From an optimization exercise on the open Yosys and OpenROAD flow, aimed at small area and a short achievable clock period; shortcuts taken in it are not production practice.
Function was checked by simulation only, so behaviour that the tests miss may differ from the original.
The series may have gaps, and a smaller design here may also do less where the tests do not look.
Power is estimated from default activity; no workload was simulated.

**design.v**
```verilog
`timescale 1ns / 1ps
module sign_extend(input [15:0]in, output [31:0]out);
    assign out = {{16{in[15]}},in};
endmodule
`timescale 1ns / 1ps
module l_shift(in,out);
input [31:0]in;
output [31:0]out;
assign out = in << 2;
endmodule
`timescale 1ns / 1ps
module mux_32(a,b,sel,o);
    input [31:0]a,b;
    input sel;
    output reg [31:0]o;
    always@ (*)
        begin
            case (sel)
                0 : o = a;
                1 : o = b;
                default : o = a;
            endcase
        end
endmodule           
`timescale 1ns / 1ps
module p_mux(a,b,sel,o);
    input [4:0]a,b;
    input sel;
    output reg [4:0]o;
    always@ (*)
        begin
            case (sel)
                0 : o = a;
                1 : o = b;
                default : o = a;
            endcase
        end
endmodule
module operandmux(
    input [31:0]a,b,c,
    input [1:0]sel,
    output reg [31:0]o
);
    always@(*)
    begin
        case (sel)
            0 : o = a;
            1 : o = b;
            2 : o = c;
            default : o = a;
        endcase
    end    
endmodule
`timescale 1ns / 1ps
module alu_behaviour(a,b,o,op,zf,of);
input [31:0]a;
input [31:0]b;
input [2:0]op;
output reg zf,of;
output reg [31:0]o;
always@ (*)
begin
    o = 8'h00000000;
    case (op)
        0 : o = a + b;
        1 : o = a - b;
        2 : o = a * b;
        4 : o = a & b;
        5 : o = a | b;
        6 : o = a ^ b;
        7 : o = ~a & ~b;
    endcase
end
always@ (*)
begin
    zf = 1'b0;
    if (o == 32'h00000000)
        zf = 1'b1;
    else
        zf = 1'b0;
end
always@ (*)
begin
    of = 1'b0;
    if (o > 32)
        of = 1'b1;
    else
        of = 1'b0;
end
endmodule
`timescale 1ns / 1ps
module alu_decoder(funct,op,alc);
input [5:0]funct;
input [2:0]op;
output reg [2:0]alc;
always@ (*)
begin
    alc = 3'b000;
    case (op)
        3'b000 : alc = 3'b000;
        3'b001 : alc = 3'b001;
        3'b010 : begin
                    alc = 3'b000;
                    case (funct)
                        2 : alc = 3'b010;
                        32 : alc = 3'b000;
                        34 : alc = 3'b001;
                        36 : alc = 3'b100;
                        35 : alc = 3'b101;
                    endcase
                end
        3'b011 : alc = 3'b010;
        3'b100 : alc = 3'b100;
        3'b101 : alc = 3'b101;
        3'b110 : alc = 3'b110;
    endcase
end
endmodule
`timescale 1ns / 1ps
module main_decoder(opcode,sel1,sel2,sel3,we,we3,bre,brn,op,j,ofs,mrd,rst);
input rst;
input [5:0]opcode;
output reg sel1,sel2,sel3,we,we3,bre,brn,j,ofs,mrd;
output reg [2:0]op;
always@ (*)
begin
if (rst == 1'b1) begin
        sel1 = 1'b0;
sel2 = 1'b0;
sel3 = 1'b0;
we = 1'b0;
we3 = 1'b0;
bre = 1'b0;
brn = 1'b0;
j = 1'b0;
ofs = 1'b0;
op = 3'b000;
mrd = 1'b0;
end
else begin
        sel1 = 1'b0;
        sel2 = 1'b0;
        sel3 = 1'b0;
        we = 1'b0;
        we3 = 1'b0;
        bre = 1'b0;
        brn = 1'b0;
        j = 1'b0;
        ofs = 1'b0;
        op = 3'b000;
        mrd = 1'b0;
        case (opcode)
        0 : begin
                we3 = 1'b1;
                sel3 = 1'b1;
                sel1 = 1'b0;
                bre = 1'b0;
                brn = 1'b0;
                we = 1'b0;
                sel2 = 1'b0;
                op = 3'b010;
                j = 1'b0;
                ofs = 1'b0;
        end
        2 : begin
                we3 = 1'b0;
                sel3 = 1'b0;
                sel1 = 1'b0;
                bre = 1'b0;
                brn = 1'b0;
                we = 1'b0;
                sel2 = 1'b0;
                op = 3'b000;
                j = 1'b1;
                ofs = 1'b0;
        end
        4 : begin
                we3 = 1'b0;
                sel3 = 1'b0;
                sel1 = 1'b0;
                bre = 1'b1;
                brn = 1'b0;
                we = 1'b0;
                sel2 = 1'b0;
                op = 3'b001;
                j = 1'b0;
                ofs = 1'b0;
        end
        5 : begin
                we3 = 1'b0;
                sel3 = 1'b0;
                sel1 = 1'b0;
                bre = 1'b0;
                brn = 1'b1;
                we = 1'b0;
                sel2 = 1'b0;
                op = 3'b001;
                j = 1'b0;
                ofs = 1'b0;
        end
        8 : begin
                we3 = 1'b1;
                sel3 = 1'b0;
                sel1 = 1'b1;
                bre = 1'b0;
                brn = 1'b0;
                we = 1'b0;
                sel2 = 1'b0;
                op = 3'b000;
                j = 1'b0;
                ofs = 1'b1;
        end
        9 : begin
                we3 = 1'b1;
                sel3 = 1'b0;
                sel1 = 1'b1;
                bre = 1'b0;
                brn = 1'b0;
                we = 1'b0;
                sel2 = 1'b0;
                op = 3'b000;
                j = 1'b0;
                ofs = 1'b0;
        end
        12 : begin
                we3 = 1'b1;
                sel3 = 1'b0;
                sel1 = 1'b1;
                bre = 1'b0;
                brn = 1'b0;
                we = 1'b0;
                sel2 = 1'b0;
                op = 3'b100;
                j = 1'b0;
                ofs = 1'b0;
        end
        13 : begin
                we3 = 1'b1;
                sel3 = 1'b0;
                sel1 = 1'b1;
                bre = 1'b0;
                brn = 1'b0;
                we = 1'b0;
                sel2 = 1'b0;
                op = 3'b101;
                j = 1'b0;
                ofs = 1'b0;
        end
        14 : begin
                we3 = 1'b1;
                sel3 = 1'b0;
                sel1 = 1'b1;
                bre = 1'b0;
                brn = 1'b0;
                we = 1'b0;
                sel2 = 1'b0;
                op = 3'b110;
                j = 1'b0;
                ofs = 1'b0;
        end
        28 : begin
                we3 = 1'b1;
                sel3 = 1'b1;
                sel1 = 1'b0;
                bre = 1'b0;
                brn = 1'b0;
                we = 1'b0;
                sel2 = 1'b0;
                op = 3'b010;
                j = 1'b0;
                ofs = 1'b0;
        end
        35 : begin
                we3 = 1'b1;
                sel3 = 1'b0;
                sel1 = 1'b1;
                bre = 1'b0;
                brn = 1'b0;
                we = 1'b0;
                sel2 = 1'b1;
                op = 2'b000;
                j = 1'b0;
                ofs = 1'b0;
                mrd = 1'b1;
        end
        43 : begin
                we3 = 1'b0;
                sel3 = 1'b0;
                sel1 = 1'b1;
                bre = 1'b0;
                brn = 1'b0;
                we = 1'b1;
                sel2 = 1'b0;
                op = 2'b000;
                j = 1'b0;
                ofs = 1'b0;
        end
        endcase
end
end
endmodule
`timescale 1ns / 1ps
module control_unit(opcode,funct,we,we3,sel1,sel2,sel3,j,beq,bne,alc,ofs,mrd,rst);
input [5:0]opcode,funct;
input rst;
output we,we3,sel1,sel2,sel3,j,beq,bne,ofs,mrd;
output [2:0]alc;
wire [2:0]t1;
main_decoder M1 (.opcode(opcode),.sel1(sel1),.sel2(sel2),.sel3(sel3),.we(we),.we3(we3),
.bre(beq),.j(j),.op(t1),.ofs(ofs),.mrd(mrd),.brn(bne),.rst(rst));
alu_decoder A1 (.funct(funct),.op(t1),.alc(alc));
endmodule
`timescale 1ns / 1ps
module prog_counter(pci,pco,clk,stl,rst);
input [31:0]pci;
input clk,stl,rst;
output reg [31:0]pco;
always@ (posedge clk)
    begin
        if (rst == 1'b1) begin
            pco <= 32'b0;
        end
        else begin
            if (stl != 1'b1) begin
                pco <= pci;
            end
        end
    end
endmodule
`timescale 1ns / 1ps
module reg_file(a1,a2,a3,wd3,rd1,rd2,clk,we3,rst);
input [4:0]a1,a2,a3;
input [31:0]wd3;
input clk,we3,rst;
output reg [31:0]rd1;
output reg [31:0]rd2;
reg [31:0] mem [0:31];
integer i;
always@ (negedge clk)
    begin
        if (rst == 1'b1) begin
            for (i=0; i<32; i = i + 1) begin
                mem[i] <= 32'b0;
            end
            end
        else begin
            if (we3)
                mem[a3] <= wd3;
    end
    end
always @(*) begin
    if (a1 == 5'd0)
        rd1 = 32'b0;
    else
        rd1 = mem[a1];
    if (a2 == 5'd0)
        rd2 = 32'b0;
    else
        rd2 = mem[a2];
end
endmodule
module if_id(ar1,ar2,clk,ao1,ao2,flush,stall,nop,ar3,ao3,rst);
    input [31:0]ar1,ar2;
    input clk,nop,stall,flush,ar3,rst;
    output reg [31:0]ao1,ao2;
    output reg ao3;
    always@ (posedge clk)
    begin
        if (rst == 1'b1)begin
            ao1 <= 32'b0;
            ao2 <= 32'b0;
            ao3 <= 32'b0;
        end
        else begin
            if (flush == 1'b1) begin
            ao1 <= 32'b0;
            ao2 <= 32'b0;
            end
            else if (stall == 1'b0) begin
            ao1 <= ar1;
            ao2 <= ar2;
            ao3 <= ar3;
            end
        end
    end
endmodule
module id_ex(
    input [31:0]br1,br2,br3,br4,
    input [2:0]br5,
    input br6,br7,br8,br9,br10,br11,br15,br16,
    input clk,nop,rst,
    input [4:0]br12,br13,br14,
    output reg [31:0]bo1,bo2,bo3,bo4,
    output reg [2:0]bo5,
    output reg bo6,bo7,bo8,bo9,bo10,bo11,bo15,bo16,
    output reg [4:0]bo12,bo13,bo14
    );
    always@ (posedge clk)
    begin
        if (rst == 1'b1) begin
            bo1 <= 32'b0;
            bo2 <= 32'b0;
            bo3 <= 32'b0;
            bo4 <= 32'b0;
            bo5 <= 3'b0;
            bo6 <= 1'b0;
            bo7 <= 1'b0;
            bo8 <= 1'b0;
            bo9 <= 1'b0;
            bo10 <= 1'b0;
            bo11 <= 1'b0;
            bo12 <= 5'b0;
            bo13 <= 5'b0;
            bo14 <= 5'b0;
            bo15 <= 1'b0;
            bo16 <= 1'b0;
        end
        else begin
            if (nop == 1'b1) begin
            bo5 <= 2'b00;
            bo6 <= 1'b0;
            bo7 <= 1'b0;
            bo8 <= 1'b0;
            bo9 <= 1'b0;
            bo10 <= 1'b0;
            bo11 <= 1'b0;
            bo15 <= 1'b0;
            bo16 <= 1'b0;
        end
        else begin
            bo1 <= br1;
            bo2 <= br2;
            bo3 <= br3;
            bo4 <= br4;
            bo5 <= br5;
            bo6 <= br6;
            bo7 <= br7;
            bo8 <= br8;
            bo9 <= br9;
            bo10 <= br10;
            bo11 <= br11;
            bo12 <= br12;
            bo13 <= br13;
            bo14 <= br14;
            bo15 <= br15;
            bo16 <= br16;
        end
        end
    end
endmodule
module ex_mem(
    input [31:0]cr1,cr2,cr3,
    input [4:0]cr4,
    input cr5,cr6,cr7,
    input clk,rst,
    output reg [31:0]co1,co2,co3,
    output reg [4:0]co4,
    output reg co5,co6,co7
);
    always @(posedge clk) begin
        if (rst == 1'b1) begin
            co1 <= 32'b0;
            co2 <= 32'b0;
            co3 <= 32'b0;
            co4 <= 5'b0;
            co5 <= 1'b0;
            co6 <= 1'b0;
            co7 <= 1'b0;
        end
        else begin
            co1 <= cr1;
        co2 <= cr2;
        co3 <= cr3;
        co4 <= cr4;
        co5 <= cr5;
        co6 <= cr6;
        co7 <= cr7;
        end
    end
endmodule
module mem_wb(
    input [31:0]dr1,dr2,
    input [4:0]dr3,
    input dr4,dr5,
    input clk,rst,
    output reg [31:0]do1,do2,
    output reg [4:0]do3,
    output reg do4,do5
);
  always @(posedge clk) begin
    if (rst == 1'b1) begin
      do1 <= 32'b0;
      do2 <= 32'b0;
      do3 <= 5'b0;
      do4 <= 1'b0;
      do5 <= 1'b0;
    end
    else begin
      do1 <= dr1;
    do2 <= dr2;
    do3 <= dr3;
    do4 <= dr4;
    do5 <= dr5;
    end
  end  
endmodule
module stall_unit(
    input memr, clk,
    input [4:0]rs,rt,rtn,
    output reg nop,stall
);
    always @(posedge clk) begin
       if ((memr == 1'b1) && (rtn == rs || rtn == rt)) begin
        nop <= 1'b1;
        stall <= 1'b1;
        end 
        else begin
            nop <= 1'b0;
            stall <= 1'b0;
        end
    end
endmodule
module fwd_unit(
    input [4:0]rd1,rd2,rs,rt,
    input regw,clk,
    output reg [1:0]sel1mf,sel2mf
);
    always @(posedge clk) begin
        sel1mf <= 2'b00;
        sel2mf <= 2'b00;
        if ((regw == 1'b1) && (rd1 != 5'b00000 && rd1 == rs)) begin
            sel1mf <= 2'b10;
        end
        else if ((regw == 1'b1) && (rd2 != 5'b00000 && rd2 == rs)) begin
            sel1mf <= 2'b01;
        end
        if ((regw == 1'b1) && (rd1 != 5'b00000 && rd1 == rt)) begin
            sel2mf <= 2'b01;
        end
        else if ((regw == 1'b1) && (rd2 != 5'b00000 && rd2 == rt)) begin
            sel2mf <= 2'b10;
        end
    end
endmodule
module sbr_unit(
    input clk,bres,
    output reg flush
);
    always @(posedge clk) begin
        if (bres == 1'b1) begin
            flush <= 1'b1;
        end
        else begin
            flush <= 1'b0;
        end
    end
endmodule
module bht(
    input [3:0]ind,
    input [31:0]bta,
    input val,clk,br,rst,
    output reg taken,
    output [31:0]btp
);
reg [1:0] stat [0:15];
reg [31:0] btb [0:15];
assign btp = btb[ind];
always @(*) begin
    if (stat[ind] == 2'b10 || stat[ind] == 2'b11) begin
        taken = 1'b1;
    end
    else begin
        taken = 1'b0;
    end
end
integer i;
always @(posedge clk) begin
    if (rst == 1'b1) begin
        for (i = 0; i < 16; i = i + 1) begin
            stat[i] <= 2'b00;
            btb[i] <= 32'b0;
        end
    end
    else if (br == 1'b1) begin
        case (stat[ind])
                0 : begin
                        if (val == 1'b1) begin
                            stat[ind] <= 2'b01;
                        end
                        else begin
                            stat[ind] <= 2'b00;
                        end
                    end
                1 : begin
                        if (val == 1'b1) begin
                            stat[ind] <= 2'b10;
                        end
                        else begin
                            stat[ind] <= 2'b00;
                        end
                    end
                2 : begin
                        if (val == 1'b1) begin
                            stat[ind] <= 2'b11;
                            btb[ind] <= bta;
                        end
                        else begin
                            stat[ind] <= 2'b01;
                        end
                    end
                3 : begin
                        if (val != 1'b1) begin
                            stat[ind] <= 2'b10;
                        end
                        else begin
                            stat[ind] <= 2'b11;
                            btb[ind] <= bta;
                        end
                    end
        endcase
    end
end
endmodule
`timescale 1ns / 1ps
module mips32_top(clk,rst,imem_addr,imem_rdata,dmem_addr,dmem_wdata,dmem_we,dmem_rdata,
wb_we,wb_addr,wb_data,of);
input clk,rst;
output of;
output [31:0]imem_addr;
input [31:0]imem_rdata;
output [31:0]dmem_addr,dmem_wdata;
output dmem_we;
input [31:0]dmem_rdata;
output wb_we;
output [4:0]wb_addr;
output [31:0]wb_data;
wire we3,we,sel1,sel2,sel3,j,beq,bne,ofs,br6,br7,br8,br9,brval,taken,
br10,br11,cr5,cr6,cr7,cr8,dr4,dr5,memrd,flush,flush_id,flush_if,br15,zf,
selm,t1,stall,nop,ar3,br16,mispredict;
wire [2:0]op,br5;
wire [31:0]pc,instr,rdreg1,rdreg2,sim,alres1,alres2,alres3,d_out,m1r,m2r,m3r,
m4r,m5r,pro1,ar1,ar2,br1,br2,br3,br4,cr1,cr2,cr3,dr1,dr2,btp,opra,oprb;
wire [4:0]mr,br12,br13,br14,cr4,dr3;
wire [1:0]sel1mf,sel2mf;
wire [25:0] pro2;
assign brval = beq | bne;
assign pro2 = instr[25:0] << 2;
assign  of = ofs & t1;
assign imem_addr = pc;
assign instr = imem_rdata;
assign dmem_addr = cr1;
assign dmem_wdata = m2r;
assign dmem_we = cr7;
assign d_out = dmem_rdata;
assign wb_we = dr4;
assign wb_addr = dr3;
assign wb_data = m2r;
assign selm = ((~zf & br15)|(zf & br11));
assign mispredict = br16 ^ selm;
assign flush_id = nop | flush | mispredict;
assign flush_if = j | flush | mispredict;
prog_counter pc1 (.pco(pc),.clk(clk),.pci(m5r),.stl(stall),.rst(rst));
alu_behaviour a2 (.a(pc),.b(32'h00000004),.op(3'b000),.o(alres2));
l_shift l1 (.in(sim),.out(pro1));
alu_behaviour a3 (.a(pro1),.b(ar2),.op(3'b000),.o(alres3));
mux_32 m3 (.a(alres2),.b(btp),.sel(taken),.o(m3r));
mux_32 m4 (.a(m3r),.b(br4),.sel(mispredict),.o(m4r));
mux_32 m5 (.a(m4r),.b({alres2[31:28],pro2,2'b00}),.sel(j),.o(m5r));
p_mux p1 (.a(br12),.b(br13),.sel(br7),.o(mr));
reg_file rf1 (.a1(ar1[25:21]),.a2(ar1[20:16]),.a3(dr3),.rd1(rdreg1),
.rd2(rdreg2),.wd3(m2r),.clk(clk),.we3(dr4),.rst(rst));
sign_extend se1 (.in(ar1[15:0]),.out(sim));
mux_32 m1 (.a(br2),.b(br3),.sel(br6),.o(m1r));
alu_behaviour a1 (.a(opra),.b(oprb),.op(br5),.o(alres1),.zf(zf),.of(t1));
mux_32 m2 (.a(dr1),.b(dr2),.sel(dr5),.o(m2r));
control_unit c1 (.opcode(ar1[31:26]),.funct(ar1[5:0]),.we(we),.we3(we3),.rst(rst),
.sel1(sel1),.sel2(sel2),.sel3(sel3),.j(j),.alc(op),.beq(beq),.bne(bne),.ofs(ofs),.mrd(memrd));
if_id i1 (.ar1(instr),.ar2(alres2),.clk(clk),.ao1(ar1),.ao2(ar2),.flush(flush_if),.stall(stall),
.ar3(taken),.ao3(ar3),.rst(rst));
id_ex i2 (.br1(rdreg1),.br2(rdreg2),.br3(sim),.br4(alres3),.br5(op),.br6(sel1),.br7(sel3),
.br8(we3),.br9(sel2),.br10(we),.br11(beq),.br12(ar1[20:16]),.br13(ar1[15:11]),
.br14(ar1[25:21]),.br15(bne),.nop(flush_id),.clk(clk),.bo1(br1),.bo2(br2),.bo3(br3),.bo4(br4),
.bo5(br5),.bo6(br6),.bo7(br7),.bo8(br8),.bo9(br9),.bo10(br10),.bo11(br11),.bo12(br12),
.bo13(br13),.bo14(br14),.bo15(br15),.br16(ar3),.bo16(br16),.rst(rst));
ex_mem i3 (.cr1(alres1),.cr2(br2),.cr3(alres3),.cr4(mr),.cr5(br8),.cr6(br9),.cr7(br10),
.clk(clk),.co1(cr1),.co2(cr2),.co3(cr3),.co4(cr4),.co5(cr5),.co6(cr6),.co7(cr7),.rst(rst));
mem_wb i4 (.dr1(cr1),.dr2(d_out),.dr3(mr),.dr4(cr5),.dr5(cr6),.clk(clk),.do1(dr1),.do2(dr2),
.do3(dr3),.do4(dr4),.do5(dr5),.rst(rst));
stall_unit s1 (.rtn(br12),.rs(ar1[25:21]),.rt(ar1[20:16]),.nop(nop),.stall(stall),
.clk(clk),.memr(memrd));
fwd_unit f1 (.rd1(cr4),.rd2(dr3),.regw(dr4),.clk(clk),.rs(br14),.rt(br12),.sel1mf(sel1mf),
.sel2mf(sel2mf));
operandmux o1 (.a(br1),.b(m2r),.c(cr1),.sel(sel1mf),.o(opra));
operandmux o2 (.a(m1r),.b(cr1),.c(m2r),.sel(sel2mf),.o(oprb));
sbr_unit su1 (.clk(clk),.bres(selm),.flush(flush));
bht b1 (.ind(pc[3:0]),.clk(clk),.rst(rst),.val(selm),.br(brval),.bta(alres3),.taken(taken),.btp(btp));
endmodule
```
**run.sh**
```bash
#!/bin/bash
# synth_recipe.tcl (not shown) runs the flow's synth.tcl, then flattens the netlist and writes it again
# the make line also repeats each setting of config.mk as NAME=value (left out here)
make -C /OpenROAD-flow-scripts/flow DESIGN_CONFIG=/design/flow/config.mk WORK_HOME=/design/flow/orfs CLKGATE_MAP_FILE= SYNTH_SCRIPT=/design/flow/synth_recipe.tcl finish
```
**config.mk**
```make
export PLATFORM = sky130hd
export DESIGN_NAME = mips32_top
export DESIGN_NICKNAME = mips32_top
export VERILOG_FILES = /design/flow/design.v
export SDC_FILE = /design/flow/constraint.sdc
export NUM_CORES = 4
export LEC_CHECK = 0
export CAP_MARGIN = 20
export CORE_MARGIN = 2
export CORE_UTILIZATION = 40
export SLEW_MARGIN = 20
```
**constraint.sdc**
```tcl
create_clock -name core_clock -period 18.0 [get_ports {clk}]
set_input_delay 3.6000 -clock core_clock [delete_from_list [all_inputs] [get_ports {clk}]]
set_output_delay 3.6000 -clock core_clock [all_outputs]
set_load 0.01 [all_outputs]
```
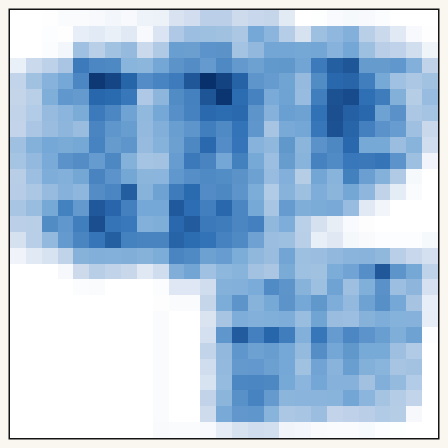
Fig. 1. Wire density map (run 1).
27 x 27 tiles, from white (low) to dark blue (high), scaled to the fullest tile. Values are wire area over tile area, all layers added.
The emptiest ninth of the die: south-west. The mean over all tiles is 0.22. The fullest tile reaches 0.61.
Vias: 80400
Routed WL: 371 mm

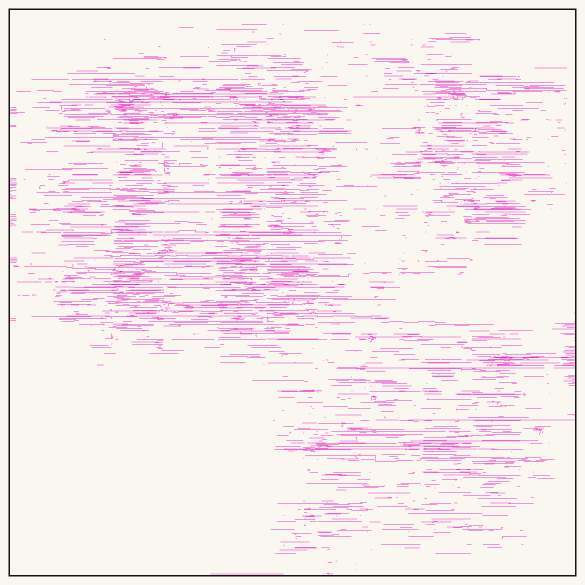
Fig. 2. The metal 3 layer (run 1).
The layer holds 10% of the routed length. The wires run mostly horizontal. The layer carries 38.7 mm of wire. The longest straight run is 176 um. 1198 nets have wire on it.
GRT met3 Usage: 5.89%

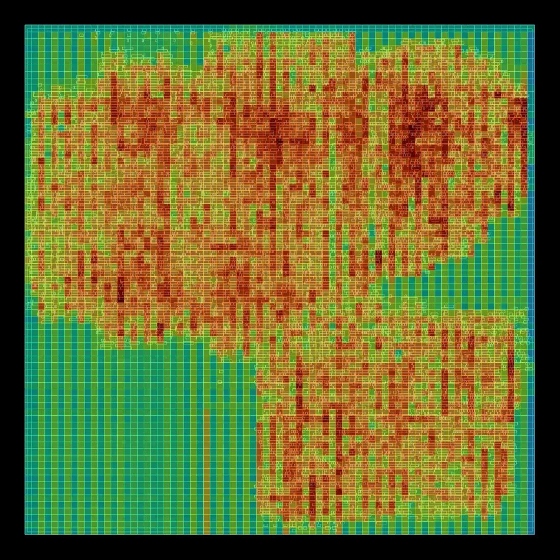
Fig. 3. Routing congestion (run 1).
M2 GR Usage: 40.5%
met1 usage: 34.1%
All-Layer GR Usage: 25.8%
WL/cell: 26.7 um
busiest grt layer: met2

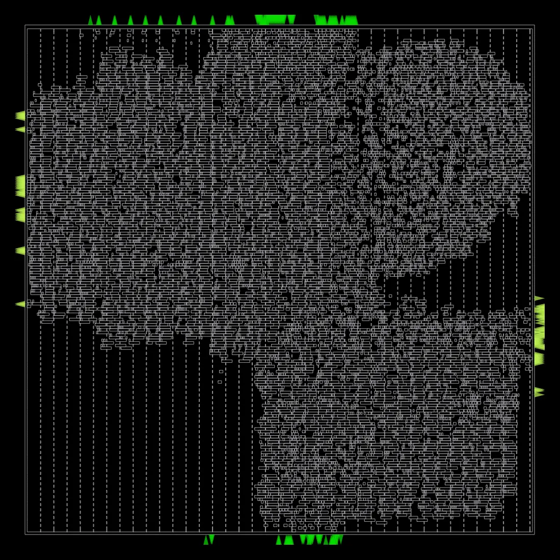
Fig. 4. Placement view (run 1).
n_taps: 3705
fillers: 25100
Row Count: 193
sequential cell count: 1912

==> key figures, run 1 <==
Outcome
  • Status: no timing/DRC/antenna violations

Clock tree
  • # hold bufs at CTS: 0
  • CTS sink count: 1912
  • Post-CTS Setup Repair Bufs: 0
  • Max Root-Sink Buffers: 4
  • H-tree depth: 4
  • Cts bufs inserted: 219
  • CTS tree: built
  • Root Buffer: clkbuf_16
  • Post-CTS Resized: 0
  • Clock latency (worst-skew pair): 940 ps

Layout
  • Most frequent cells in the layout: nor2_1, edfxtp_1, inv_1, mux4_2, nand2_1
  • Layout clock area frac: 8.62%
  • Final Util: 46.3%
  • Ratio of cells with drive above 1 in the final layout: 15.2%
  • CLK BUF: 249
  • Multi-input logic cell count: 5972
  • Logic inverters: 524
  • Sequential share of cell area: 42.2%
  • Biggest regs: rf1.mem x1024, b1.btb x512
  • Top class by area: sequential cells
  • Final instance area: 128000 um2
  • Final #Nets: 10700
  • Fin cells: 13900
  • Most common cell after layout, fill and taps aside: nor2_1
  • # diodes: 5

STA
  • Final setup vio count: 0
  • RSZ-0062 raised after global routing: no
  • Relative slew margins: 20.5%
  • Final worst slack: 2030 ps
  • Final Hold Viols: 0
  • Fin. max-slew vios: 0
  • Post-route setup TNS: 0 ps
  • Fin crit share: 88.7%
  • Clock skew: 157 ps
  • Fmax achieved: 62.6 MHz

Pwr
  • Power Density: 123 nW/um2
  • Leakage: 0.0496 uW
  • VDD IR max: 90.0 uV

Setup path
  • Worst setup SP type: register
  • CP endpoint: of
  • Worst EP arrival: 12370 ps
  • Reg-to-reg critical path endpoint: b1.btb[3][5]
  • CP top delay family: adder cells
  • Reg2reg start: f1.sel1mf[1]
  • Crit path from: f1.sel1mf[1]
  • Required time of the critical path: 14400 ps
  • CP Depth: 31
  • CP Max Fanout: 32
  • Cell mode on critical path: fa_1
  • R2r setup slk: 3490 ps

Global route
  • Largest net degree at the start of global routing: 163
  • First-pass GRT wire length: 540 mm
  • Vias in the first global route: 82200
  • Antenna violations before repair: 24

Floorplan
  • Die X: 532 um
  • Initial core utilization: 40.2%
  • Core ar.: 277000 um2

Route
  • Metal1 wirelength: 143 mm
  • 1st-iter DRT viols: 9921
  • Top Layer Used: met5
  • ANT nets after route: 0
  • Vias per cell: 5.78
  • Metal3 WL: 38.7 mm
  • WL met2: 174 mm
  • TritonRoute pass-1 iters: 6

Min path
  • Hold Startpoint: i2.bo1[16]
  • Hold WC Path Type: register to register
  • Hold Path Depth: 2
  • Worst hold path endpoint: i2.bo1[16]

Logic synthesis
  • Synth Flop Type: edfxtp_1
  • Ys Warns: 16
  • Yosys top cell by area: edfxtp_1
  • Avg Cell Area, Syn: 12.1 um2
  • Synth area leaders: edfxtp_1, mux4_2, fa_1, nor2_1, dfxtp_1
  • Syn Inst Count: 9185
  • Register area share after synthesis: 48.5%

Flow run
  • # Max-Cap Violations: 0

Placement
  • RD Place Congestion: 0.939
  • Pre-CTS setup slack: 1940 ps
  • DP Area: 117000 um2
## run 1: synthesized netlist by cell type, drive strengths merged, types with 8 or more instances
master and instances:
nor2 1990, edfxtp 1568, mux4 810, nand2 698, clkbuf 616, inv 507
fa 410, dfxtp 344, a21oi 261, ha 245, mux2i 210, o21ai 166
buf 160, xnor2 145, and3 133, nor2b 119, nor3 92, nand2b 81
or3 76, nand3 73, xor2 59, mux2 45, o21a 39, a21o 33
a211oi 30, a31oi 27, and2 26, nand4 23, clkinv 18, nor4 17
o21bai 16, o211ai 15, or2 11, nor3b 9, a221oi 8, a22oi 8
## run 1: kinds of logic (layout without fill, tap and decap cells)
logic type                 count (synthesis)  count (layout)  synth area share (%)
and+or+nand+nor                         3374            3374                  12.8
DFF                                     1912            1912                  48.5
buffers and inverters                   1301            2308                  4.53
muxes                                   1065            1065                  18.7
AOI/OAI and AO/OA                        667             667                  3.62
adders and majority gates                659             659                  10.2
xor gates and xnor gates                 207             207                  1.66
other                                      0               5                     0
## run 1: power breakdown
group / internal [uW] / switching, uW
Clock: 2940 / 2480
Combinational: 1900 / 3010
Sequential: 5080 / 391
Fig. 5: run 1, wiring by layer
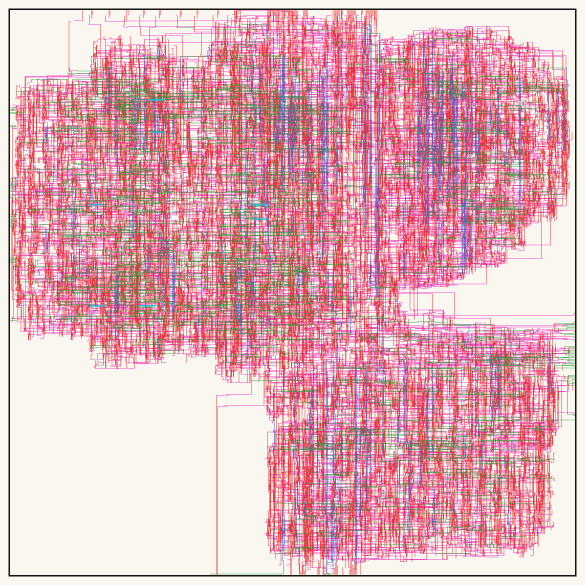

## Run 2: large edit since run 1, in outline
design.v: 697 -> 1031 lines; modules unchanged: 0
  mips32_top: edited, 73 -> 179 lines
  mul_rows2: new, 851 lines
  removed: sign_extend, l_shift, mux_32, p_mux, operandmux, alu_behaviour, alu_decoder, main_decoder, control_unit, prog_counter, reg_file, if_id, id_ex, ex_mem, mem_wb, stall_unit, fwd_unit, sbr_unit, bht
==> module mips32_top as of run 2 <==
module mips32_top(clk,rst,imem_addr,imem_rdata,dmem_addr,dmem_wdata,dmem_we,dmem_rdata,
wb_we,wb_addr,wb_data,of);
input clk,rst;
output of;
output [31:0]imem_addr;
input [31:0]imem_rdata;
output [31:0]dmem_addr,dmem_wdata;
output dmem_we;
input [31:0]dmem_rdata;
output wb_we;
output [4:0]wb_addr;
output [31:0]wb_data;
reg [31:2] pc;                  
reg [31:0] ar1;                 
reg [31:2] ar2;                 
reg        ar3;                 
reg [31:0] br1, br2;            
reg [15:0] br3;                 
reg [31:2] br4;                 
reg        bsub, bmul, band, bor, bxor;  
reg        br6, br7, br8, br9, br10, br11, br15, br16;
reg [4:0]  br12, br13, br14;
reg        f1, f2;              
reg        stall;               
reg        flush;               
reg [31:0] cr1;                 
reg [4:0]  cr4;                 
reg        cr5, cr6, cr7;
reg [31:0] dr1, dr2;            
reg        dr4, dr5;
wire [5:0] opc = ar1[31:26];
wire [5:0] fn  = ar1[5:0];
wire d_r    = (opc == 6'd0) | (opc == 6'd28);
wire d_j    = (opc == 6'd2);
wire d_beq  = (opc == 6'd4);
wire d_bne  = (opc == 6'd5);
wire d_addi = (opc == 6'd8);
wire d_ld   = (opc == 6'd35);
wire d_st   = (opc == 6'd43);
wire d_andi = (opc == 6'd12);
wire d_ori  = (opc == 6'd13);
wire d_xori = (opc == 6'd14);
wire d_ii   = d_addi | (opc == 6'd9) | d_andi | d_ori | d_xori | d_ld;
wire d_sel1 = d_ii | d_st;
wire d_we3  = d_r | d_ii;
wire d_sub  = d_beq | d_bne | (d_r & (fn == 6'd34));
wire d_mul  = d_r & (fn == 6'd2);
wire d_and  = d_andi | (d_r & (fn == 6'd36));
wire d_or   = d_ori  | (d_r & (fn == 6'd35));
wire d_xor  = d_xori;
wire brval  = d_beq | d_bne;
wire memrd  = ~rst & d_ld;
wire ofs    = ~rst & d_addi;
wire [31:2] sim30 = {{14{ar1[15]}}, ar1[15:0]};
wire [31:2] alres3 = ar2 + sim30;           
reg [31:0] rf [1:31];
reg [31:1] rv;                  
wire [31:0] m2r = dr5 ? dr2 : dr1;
wire [4:0] a1 = ar1[25:21];
wire [4:0] a2 = ar1[20:16];
always @(posedge clk) begin
    if (dr4 && cr4 != 5'd0) rf[cr4] <= m2r;
end
integer k;
always @(posedge clk) begin
    if (rst) rv <= 31'b0;
    else if (dr4 && cr4 != 5'd0) rv[cr4] <= 1'b1;
end
reg [31:0] rdreg1, rdreg2;
always @(*) begin
    rdreg1 = 32'b0;
    rdreg2 = 32'b0;
    for (k = 1; k < 32; k = k + 1) begin
        if (a1 == k && rv[k]) rdreg1 = rdreg1 | rf[k];
        if (a2 == k && rv[k]) rdreg2 = rdreg2 | rf[k];
    end
    if (dr4 && cr4 != 5'd0 && cr4 == a1) rdreg1 = m2r;
    if (dr4 && cr4 != 5'd0 && cr4 == a2) rdreg2 = m2r;
end
reg [1:0]  st [0:3];
reg [31:2] btb [0:3];
reg [3:0]  bv;                  
wire [1:0] bi = pc[3:2];
wire taken = st[bi][1];
wire [31:2] btp = bv[bi] ? btb[bi] : 30'b0;
wire [31:0] opra = f1 ? cr1 : br1;
wire [31:0] m1r  = br6 ? {{16{br3[15]}}, br3} : br2;
wire [31:0] oprb = f2 ? cr1 : m1r;
wire [63:0] mrows;
mul_rows2 mu (.x(opra), .y(oprb), .r(mrows));
wire [31:0] addb = bmul ? mrows[63:32] : (bsub ? ~oprb : oprb);
wire [31:0] adda = bmul ? mrows[31:0] : opra;
wire [31:0] sum  = adda + addb + {31'b0, bsub};
wire [31:0] alres1 = band ? (opra & oprb) :
                     bor  ? (opra | oprb) :
                     bxor ? (opra ^ oprb) : sum;
wire eq = (opra == oprb);
wire selm = (br11 & eq) | (br15 & ~eq);
wire mispredict = br16 ^ selm;
wire t1 = (alres1 > 32'd32);
assign of = ofs & t1;
wire flush_id = stall | flush | mispredict;
wire flush_if = d_j | flush | mispredict;
wire [31:2] pc4 = pc + 30'd1;
wire [31:2] m3r = taken ? btp : pc4;
wire [31:2] m4r = mispredict ? br4 : m3r;
wire [31:2] m5r = d_j ? {pc4[31:28], imem_rdata[23:0], 2'b00} : m4r;
always @(posedge clk) begin
    if (rst) pc <= 30'b0;
    else if (!stall) pc <= m5r;
    if (rst) begin
        ar1 <= 32'b0; ar2 <= 30'b0; ar3 <= 1'b0;
    end else if (flush_if) begin
        ar1 <= 32'b0; ar2 <= 30'b0;
    end else if (!stall) begin
        ar1 <= imem_rdata; ar2 <= pc4; ar3 <= taken;
    end
    br3 <= ar1[15:0];
    br4 <= alres3;
    br13 <= ar1[15:11];
    if (rst) begin
        br1 <= 32'b0; br2 <= 32'b0;
        br12 <= 5'b0; br14 <= 5'b0;
    end else if (!flush_id) begin
        br1 <= rdreg1; br2 <= rdreg2;
        br12 <= a2; br14 <= a1;
    end
    if (rst || flush_id) begin
        bsub <= 1'b0; bmul <= 1'b0; band <= 1'b0; bor <= 1'b0; bxor <= 1'b0;
        br6 <= 1'b0; br7 <= 1'b0; br8 <= 1'b0; br9 <= 1'b0; br10 <= 1'b0;
        br11 <= 1'b0; br15 <= 1'b0; br16 <= 1'b0;
    end else begin
        bsub <= d_sub; bmul <= d_mul; band <= d_and; bor <= d_or; bxor <= d_xor;
        br6 <= d_sel1; br7 <= d_r; br8 <= d_we3; br9 <= d_ld; br10 <= d_st;
        br11 <= d_beq; br15 <= d_bne; br16 <= ar3;
    end
    stall <= memrd & ((br12 == a1) | (br12 == a2));
    f1 <= dr4 & (cr4 != 5'd0) & (cr4 == br14);
    f2 <= dr4 & (cr4 != 5'd0) & (cr4 == br12);
    flush <= selm;
    cr4 <= br7 ? br13 : br12;
    if (rst) begin
        cr1 <= 32'b0; cr5 <= 1'b0; cr6 <= 1'b0; cr7 <= 1'b0;
    end else begin
        cr1 <= alres1; cr5 <= br8; cr6 <= br9; cr7 <= br10;
    end
    dr1 <= cr1;
    dr2 <= dmem_rdata;
    if (rst) begin
        dr4 <= 1'b0; dr5 <= 1'b0;
    end else begin
        dr4 <= cr5; dr5 <= cr6;
    end
end
always @(posedge clk) begin
    if (rst) begin
        st[0] <= 2'b00; st[1] <= 2'b00; st[2] <= 2'b00; st[3] <= 2'b00;
        bv <= 4'b0;
    end else if (brval) begin
        case (st[bi])
            2'b00: st[bi] <= selm ? 2'b01 : 2'b00;
            2'b01: st[bi] <= selm ? 2'b10 : 2'b00;
            2'b10: st[bi] <= selm ? 2'b11 : 2'b01;
            2'b11: st[bi] <= selm ? 2'b11 : 2'b10;
        endcase
        if (st[bi][1] && selm) bv[bi] <= 1'b1;
    end
end
always @(posedge clk) begin
    if (brval && st[bi][1] && selm) btb[bi] <= alres3;
end
assign imem_addr = {pc, 2'b00};
assign dmem_addr = cr1;
assign dmem_wdata = m2r;
assign dmem_we = cr7;
assign wb_we = dr4;
assign wb_addr = cr4;
assign wb_data = m2r;
endmodule
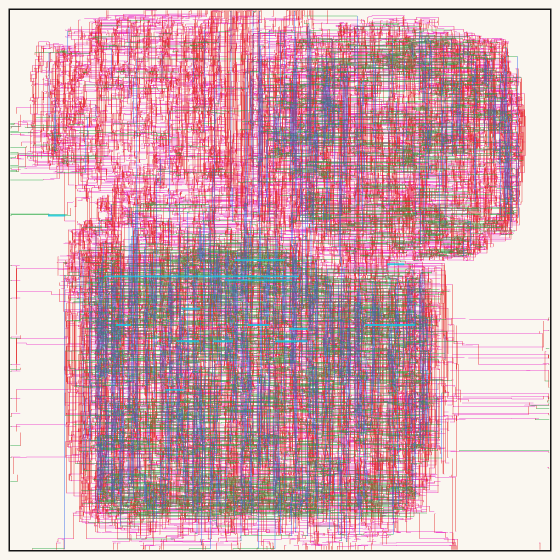
Fig. 6. Wiring by layer (run 2).
Key: met3 = green [wire length 64.0 mm]; met5 = cyan [wire length 451 um]; met1 = magenta [wire length 136 mm]; met2 = red [wire length 158 mm]; met4 = blue [wire length 34.8 mm]
Vias: 72400
WL/cell: 39.6 um
All-Layer GR Usage: 37.1%

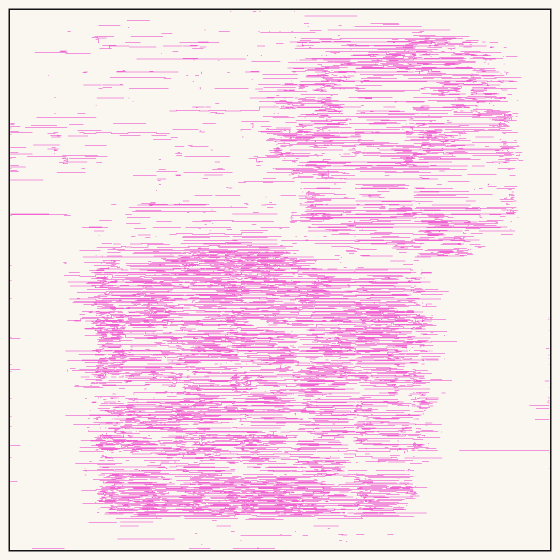
Fig. 7. The metal 3 layer (run 2).
The layer carries 64.0 mm of wire. The wires run mostly horizontal. The longest straight run is 204 um. 1224 nets have wire on it. The layer holds 16% of the routed length.
GRT met3 Usage: 15.0%
Routed WL: 393 mm

==> run 2 against run 1 <==
Register-to-register slack better by 5400 ps. Worst hold slack lost 55 ps. Non-clock buffer count grew 58. Worst setup slack improved by 1600 ps. Clock skew is 70 ps lower. Routed wire length grew 5.8%. Still clean. First-iteration DRC count up 62%. Global-route usage is 11 points higher. Maximum frequency up 11%. Final area fell by 29%. Critical endpoint unchanged. Largest cell class unchanged.
==> key figures, run 2 <==
Setup path
  • CP max-delay cell: nand2_1
  • Reg2reg start: br6
  • Worst setup SP type: register
  • Crit path from: br6
  • Crit path buf inv count: 7
  • Critical Path End Type: output port
  • CP top delay family: buffers and inverters
  • Cell mode on critical path: fa_1
  • Required time of the critical path: 14400 ps (about the same)
  • Worst EP arrival: 10760 ps (-1610 ps)
  • CP Max Fanout: 68 (+110%)

Logic synthesis
  • Top-count cell post-synth: edfxtp_1
  • Cell variety after synth: 84
  • Synth area leaders: edfxtp_1, dfxtp_1, a221oi_1, fa_1, a22o_1
  • Yosys top cell by area: edfxtp_1
  • Mapped cell area: 80600 um2
  • Post-synth top cells: edfxtp_1, clkbuf_1, a21oi_1
  • Avg Cell Area, Syn: 11.1 um2 (-8.5%)
  • Register area share after synthesis: 51.0% (+2.5 points)
  • Ys Warns: 1 (-15)
  • Syn Inst Count: 7266 (-21%)
  • Synth Flop Type: edfxtp_1

Layout
  • Non-clk bufs: 423
  • Sequential cell count: 1493 (-22%)
  • Top class by area: sequential cells
  • Multi-input logic cell count: 4737 (-21%)
  • Layout area overhead: 12.3%
  • Layout clock area frac: 5.81% (-2.8 points)
  • Ratio of cells with drive above 1 in the final layout: 9.85% (-5.3 points)
  • Fillers: 18200 (-28%)
  • Sequential share of cell area: 45.4% (+3.3 points)
  • CLK BUF: 199 (-20%)
  • Final instance area: 90500 um2 (-29%)
  • Most frequent cells in the layout: edfxtp_1, a21oi_1, a221oi_1, a22o_1, nor2_1
  • Final #Nets: 7548 (-30%)
  • Fin cells: 9918 (-29%)
  • Multi-input logic area: 35900 um2
  • Most common cell after layout, fill and taps aside: edfxtp_1
  • Biggest regs: rf x992, btb x120
  • Logic inverters: 308 (-41%)
  • # diodes: 15 (+10)

Floorplan
  • N_taps: 2656 (-28%)
  • Core ar.: 200000 um2 (-28%)
  • DIE AREA: 205000 um2
  • Row Count: 164 (-15%)
  • Die height: 453 um
  • Initial core utilization: 40.3% (+0.045 points)
  • Die X: 453 um (-15%)

STA
  • Relative slew margins: 12.1% (-8.4 points)
  • Fin crit share: 79.8% (-9.0 points)
  • Fin. max-slew vios: 0 (unchanged)
  • RSZ-0062 raised after global routing: no
  • Post-route setup TNS: 0 ps (unchanged)
  • Final setup vio count: 0 (unchanged)
  • Worst-Margin Slew: 1300 ps
  • Clock skew: 86.7 ps (-70.3 ps)
  • Hold_ws: 393 ps
  • Clock period minus worst slack: 14360 ps
  • Final Hold Viols: 0 (unchanged)
  • Fmax achieved: 69.6 MHz (+11%)

Min path
  • Hold Startpoint: cr1[1]
  • Hold WC Path Type: register to register

Clock tree
  • Max Root-Sink Buffers: 3 (-1)
  • Root Buffer: clkbuf_16
  • CTS tree: built
  • Post-CTS Setup Repair Bufs: 0 (unchanged)
  • H-tree depth: 4 (unchanged)
  • Clock latency (worst-skew pair): 860 ps (-80 ps)
  • Post-CTS Resized: 0 (unchanged)
  • CTS sink count: 1493 (-22%)
  • Cts bufs inserted: 153 (-30%)
  • # hold bufs at CTS: 0 (unchanged)

Route
  • TritonRoute pass-1 iters: 11 (+5)
  • Metal1 wirelength: 136 mm (-5.3%)
  • WL met2: 158 mm (-8.8%)
  • Vias per cell: 7.30 (+26%)
  • ANT nets after route: 0 (unchanged)
  • Top Layer Used: met5
  • 1st-iter DRT viols: 16100 (+62%)
  • Metal3 WL: 64.0 mm (+65%)

Global route
  • Vias in the first global route: 66700 (-19%)
  • Largest net degree at the start of global routing: 94 (-42%)
  • Busiest grt layer: met2
  • Met1 usage: 46.8% (+13 points)
  • First-pass GRT wire length: 535 mm (-0.99%)
  • Grt total ovfl: 0
  • M2 GR Usage: 52.0% (+12 points)
  • Antenna violations before repair: 19 (-21%)

Flow run
  • # Max-Cap Violations: 0 (unchanged)

Pwr
  • Sequential power: 4030 uW (-26%)
  • Switching part of the total: 29.1% (-8.1 points)
  • Internal power contribution: 6250 uW (-37%)
  • Leakage: 0.0308 uW (-38%)
  • VDD IR max: 99.5 uV (+11%)
  • Comb. pwr: 1440 uW (-71%)
  • Clk pwr: 3350 uW (-38%)
  • Largest Pwr Group: sequential cells
  • Psw: 2560 uW (-56%)
  • Clock power frac: 38.0% (+3.7 points)
  • Power Density: 97.4 nW/um2 (-21%)
  • Flop pwr share: 45.7% (+11 points)
  • Combinational Power Share: 16.4% (-15 points)

Outcome
  • Status: no timing/DRC/antenna violations

Placement
  • RD Place Congestion: 1.01 (+7.7%)
  • DP Area: 85200 um2 (-27%)
  • DPL Wire Length: 226 mm
[run 2: cell count changes after synthesis, sizes merged, moves of 208 or more]
cell / previous run / this run
nor2: 1990 / 470
a21oi: 261 / 567
edfxtp: 1568 / 1120
inv: 507 / 299
a221oi: 8 / 538
nand2: 698 / 395
a22o: 2 / 448
mux4: 810 / 32
fa: 410 / 198
[run 2: cell families after synthesis]
kind of cell,synth area share [%]
AOI/OAI and AO/OA,22.7
xor gates and xnor gates,2.61
adders and majority gates,7.54
buffers and inverters,5.15
DFF,51.0
muxes,2.98
other,0.00465
and+or+nand+nor,8.01
[run 2: worst paths after layout]
| path | end | slack (ps) | cells past startpoint |
|---|---|---|---|
| max | of | 3640 | 32 |
| min | dr1[1] | 390 | 0 |
| max reg2reg | cr1[30] | 8850 | 29 |
| min reg2reg | dr1[1] | 390 | 0 |
[run 2: stage by stage]
step | util (%) | power [uW] | setup WS [ps]
2_1_floorplan | - | 4910 | 7170
3_3_place_gp | 42.6 | 5470 | 4820
3_5_place_dp | 42.6 | 5490 | 4750
4_1_cts | 45.2 | 8780 | 3860
5_1_grt | 45.2 | 9050 | 3270
6_report | 45.2 | 8820 | 3640

-- afterwards: timing with drivers on the ports --
The flow's constraints put no driver on any port. The routed layout listed below was extracted and timed again, unchanged, in two steps.
Step 1 (the two cells are an assumption about what drives the block):
set clk [get_ports {clk}]
set_driving_cell -lib_cell sky130_fd_sc_hd__clkbuf_16 $clk
set_driving_cell -lib_cell sky130_fd_sc_hd__buf_2 [delete_from_list [all_inputs] $clk]
Step 2 times the ports against the registers' clock, not the clock port: input delays grow and output delays shrink by t, the midpoint of the rising clock arrivals with the driver on.
Three values: no drivers, after step 1, after step 2; two values: the first two.
run: run 2
t (ns): 0.915
slack for setup (ns): 3.639 / 3.540 / 4.455
worst slew at a driven data input, ns: 0.09
cell pins on the clock port's net: 1
After both steps run 2 still meets setup and hold. For run 2, drivers alone change the setup slack by -0.099 ns; drivers and shift together by +0.816 ns.
